Source: an optimization exercise on an open RTL-to-GDS flow (aim: small area, a short achievable clock period and few clock cycles). Production flows keep margins and buffers that such runs may drop. The RTL was checked by simulation tests, not by an equivalence proof against the original design.

--- flow/design.v: outline only ---
// module ysyx_210760_InstFetch: 85 lines
// module ysyx_210760_DR: 38 lines
// module ysyx_210760_Decode: 722 lines
// module ysyx_210760_ER: 177 lines
// module ysyx_210760_Execution: 162 lines
// module ysyx_210760_LR: 177 lines
// module ysyx_210760_LSU: 311 lines
// module ysyx_210760_WR: 114 lines
// module ysyx_210760_WB: 49 lines
// module ysyx_210760_RegFile: 334 lines
// module ysyx_210760_CSR: 287 lines
// module ysyx_210760_Core: 927 lines
// module ysyx_210760_AXI_RW: 117 lines
// module ysyx_210760_S_A_BRIDGE: 147 lines
// module ysyx_210760: 291 lines
module ysyx_210760(
  input         clock,
  input         reset,
  input         io_interrupt,
  input         io_master_awready,
  output        io_master_awvalid,
  output [31:0] io_master_awaddr,
  output [3:0]  io_master_awid,
  output [7:0]  io_master_awlen,
  output [2:0]  io_master_awsize,
  output [1:0]  io_master_awburst,
  input         io_master_wready,
  output        io_master_wvalid,
  output [63:0] io_master_wdata,
  output [7:0]  io_master_wstrb,
  output        io_master_wlast,
  output        io_master_bready,
  input         io_master_bvalid,
  input  [1:0]  io_master_bresp,
  input  [3:0]  io_master_bid,
  input         io_master_arready,
  output        io_master_arvalid,
  output [31:0] io_master_araddr,
  output [3:0]  io_master_arid,
  output [7:0]  io_master_arlen,
  output [2:0]  io_master_arsize,
  output [1:0]  io_master_arburst,
  output        io_master_rready,
  input         io_master_rvalid,
  input  [1:0]  io_master_rresp,
  input  [63:0] io_master_rdata,
  input         io_master_rlast,
  input  [3:0]  io_master_rid,
  output        io_slave_awready,
  input         io_slave_awvalid,
  input  [31:0] io_slave_awaddr,
  input  [3:0]  io_slave_awid,
  input  [7:0]  io_slave_awlen,
  input  [2:0]  io_slave_awsize,
  input  [1:0]  io_slave_awburst,
  output        io_slave_wready,
  input         io_slave_wvalid,
  input  [63:0] io_slave_wdata,
  input  [7:0]  io_slave_wstrb,
  input         io_slave_wlast,
  input         io_slave_bready,
  output        io_slave_bvalid,
  output [1:0]  io_slave_bresp,
  output [3:0]  io_slave_bid,
  output        io_slave_arready,
  input         io_slave_arvalid,
  input  [31:0] io_slave_araddr,
  input  [3:0]  io_slave_arid,
  input  [7:0]  io_slave_arlen,
  input  [2:0]  io_slave_arsize,
  input  [1:0]  io_slave_arburst,
  input         io_slave_rready,
  output        io_slave_rvalid,
  output [1:0]  io_slave_rresp,
  output [63:0] io_slave_rdata,
  output        io_slave_rlast,
  output [3:0]  io_slave_rid
);
  // ...
==> flow/run.sh <==
#!/bin/bash
# synth_recipe.tcl (not shown) runs the flow's synth.tcl, then flattens the netlist and writes it again
# the make line also repeats each setting of config.mk as NAME=value (left out here)
make -C /OpenROAD-flow-scripts/flow DESIGN_CONFIG=/design/flow/config.mk WORK_HOME=/design/flow/orfs CLKGATE_MAP_FILE= SYNTH_SCRIPT=/design/flow/synth_recipe.tcl finish
==> flow/config.mk <==
export PLATFORM = sky130hd
export DESIGN_NAME = ysyx_210760
export DESIGN_NICKNAME = ysyx_210760
export VERILOG_FILES = /design/flow/design.v
export SDC_FILE = /design/flow/constraint.sdc
export NUM_CORES = 8
export LEC_CHECK = 0
export CAP_MARGIN = 40
export CORE_MARGIN = 2
export CORE_UTILIZATION = 40
export SETUP_SLACK_MARGIN = 1.0
export SLEW_MARGIN = 40
==> flow/constraint.sdc <==
create_clock -name core_clock -period 12.0 [get_ports {clock}]
set_input_delay 2.4000 -clock core_clock [delete_from_list [all_inputs] [get_ports {clock}]]
set_output_delay 2.4000 -clock core_clock [all_outputs]
set_load 0.01 [all_outputs]
Fig. 1: wire density map
Scale: 0.5 px per um. 38 x 38 tiles, from black (low) to pale yellow (high), scaled to the fullest tile. Values are wire area over tile area, all layers added.
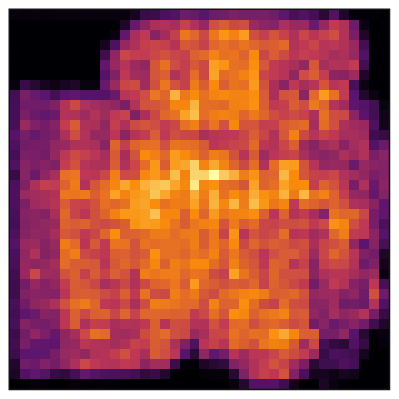
densest ninth of the die = middle
mean over tiles = 0.40
emptiest ninth of the die = top left
fullest tile = 0.88
WL/cell: 34.40 um
Via Count: 246600
final WL: 1268000 um

Fig. 2: clock tree after CTS
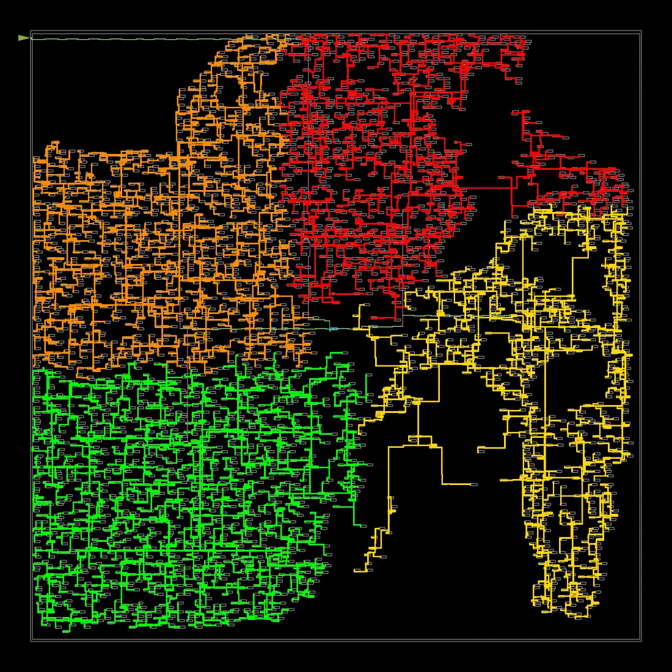
clk root buf: clkbuf_16
clk sinks: 3987
Seq Cell Count: 3987

Fig. 3: met4 routing
Scale: 1 px per um. Supply wires on this layer in grey.
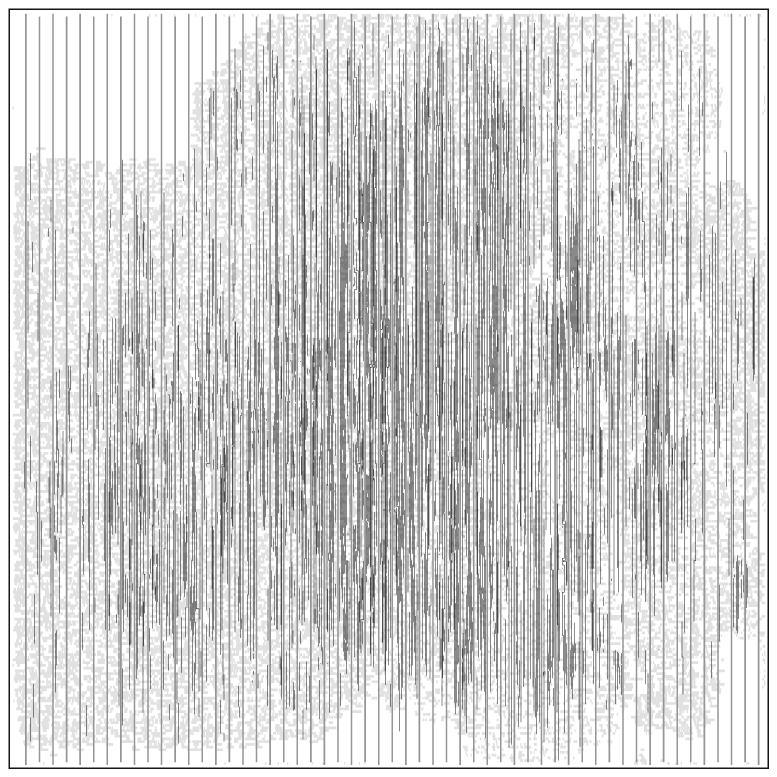
longest straight run = 548 um
share of all routed wire = 9.0%

==> impl_metrics.ini <==
[run_status]
status = complete, no violations

[setup_path]
crit_fanout = 11
reg2reg_slack_ns = 0.80
start_kind = flip-flop
cp_common_cell = buf_4
required_ns = 12.90
crit_buf_inv = 10
reg2reg_depth = 37

[sta]
hold_viol = 0
slew_viol_final = 0
setup_viol = 0
final.setup.worst_slack_ns = 0.8014
timing.fmax_mhz = 89.30
grt_setup_unrepaired = true

[yosys]
synth_mux_area_share_pct = 3.739
synth_cell_types = 117
synth_compound_area_share_pct = 31.67
async_flop_share_pct = 0
synthXorXnorAreaFrac_pct = 1.585
synth.most_common_cell = nor2_1
postSynthCellCount = 29790
ys_seq_area_share_pct = 35.15
synth_top_cell_area_share_pct = 35.15
ys.flop_type = dfxtp_1

[layout]
sh_seq_area_pct = 31.01
regArea_um2 = 79900
finalNetCount = 29750
fillers = 57010
biggestCellCategory = multi-input combinational cells
clockBufferCount = 675
stdcell_area_um2 = 257700
non_clock_buffer_area_share_pct = 5.570
drive_above_1_share_pct = 10.11
multi_input_comb_cells = 22430
diodes = 69
multi_input_area_share_pct = 53.06
final_common_cell = nor2_1
final_cells = 36860

[power_and_ir_drop]
p_seq_mw = 13.6
power_frac_seq_pct = 44.4
comb_power_mw = 2.42
p_per_area_nw_per_um2 = 119.1
total_power_mw = 30.69
ir_drop_mv = 0.1619

[routing]
route.detailed.drc = 0
wl_met2_um = 504300
drt_iter0_drc = 38410
dr.pass1.iters = 10

[place]
io_buffers = 218
routabilityCongestion = 1.074
dpl-instance-area_um2 = 241100

[grt]
grt_pass1_vias = 218500
grt_util_met2_pct = 58.90
track_usage_pct = 41.98

[floorplan]
ioPinCount = 519
start_util_pct = 40.17

[clock_network]
cts_buffers = 452
clk_path_buf_depth = 4
clk-insertion-delay-late_ns = 1.15
clkTransAtPathRegs_ns = 0.07
post_cts_buffers = 3
cts_hold_buffers = 0

[hold_path]
min_path_cells = 2
Testbench counts, summed over its fixed seeds: cycles 9,929,684.

static timing again, ports no longer ideal:
Ports are ideal in the flow. The routed layout listed here was re-timed in OpenROAD. Step 1, drivers: a clkbuf_16 drives clock and a buf_2 each remaining input, both assumed. Step 2 times the ports against the registers' clock, not the clock port: input delays grow and output delays shrink by t, the midpoint of the rising clock arrivals with the driver on. Three values: no drivers, after step 1, after step 2; two values: the first two.
t (ns): 1.205
setup WS [ns]: 0.801 / 0.801 / 0.801
worst setup path at the end: register to register
After both steps setup and hold are still met in this run. The setup slack of this run moves by 0.000 ns with the drivers and by 0.000 ns with both steps.
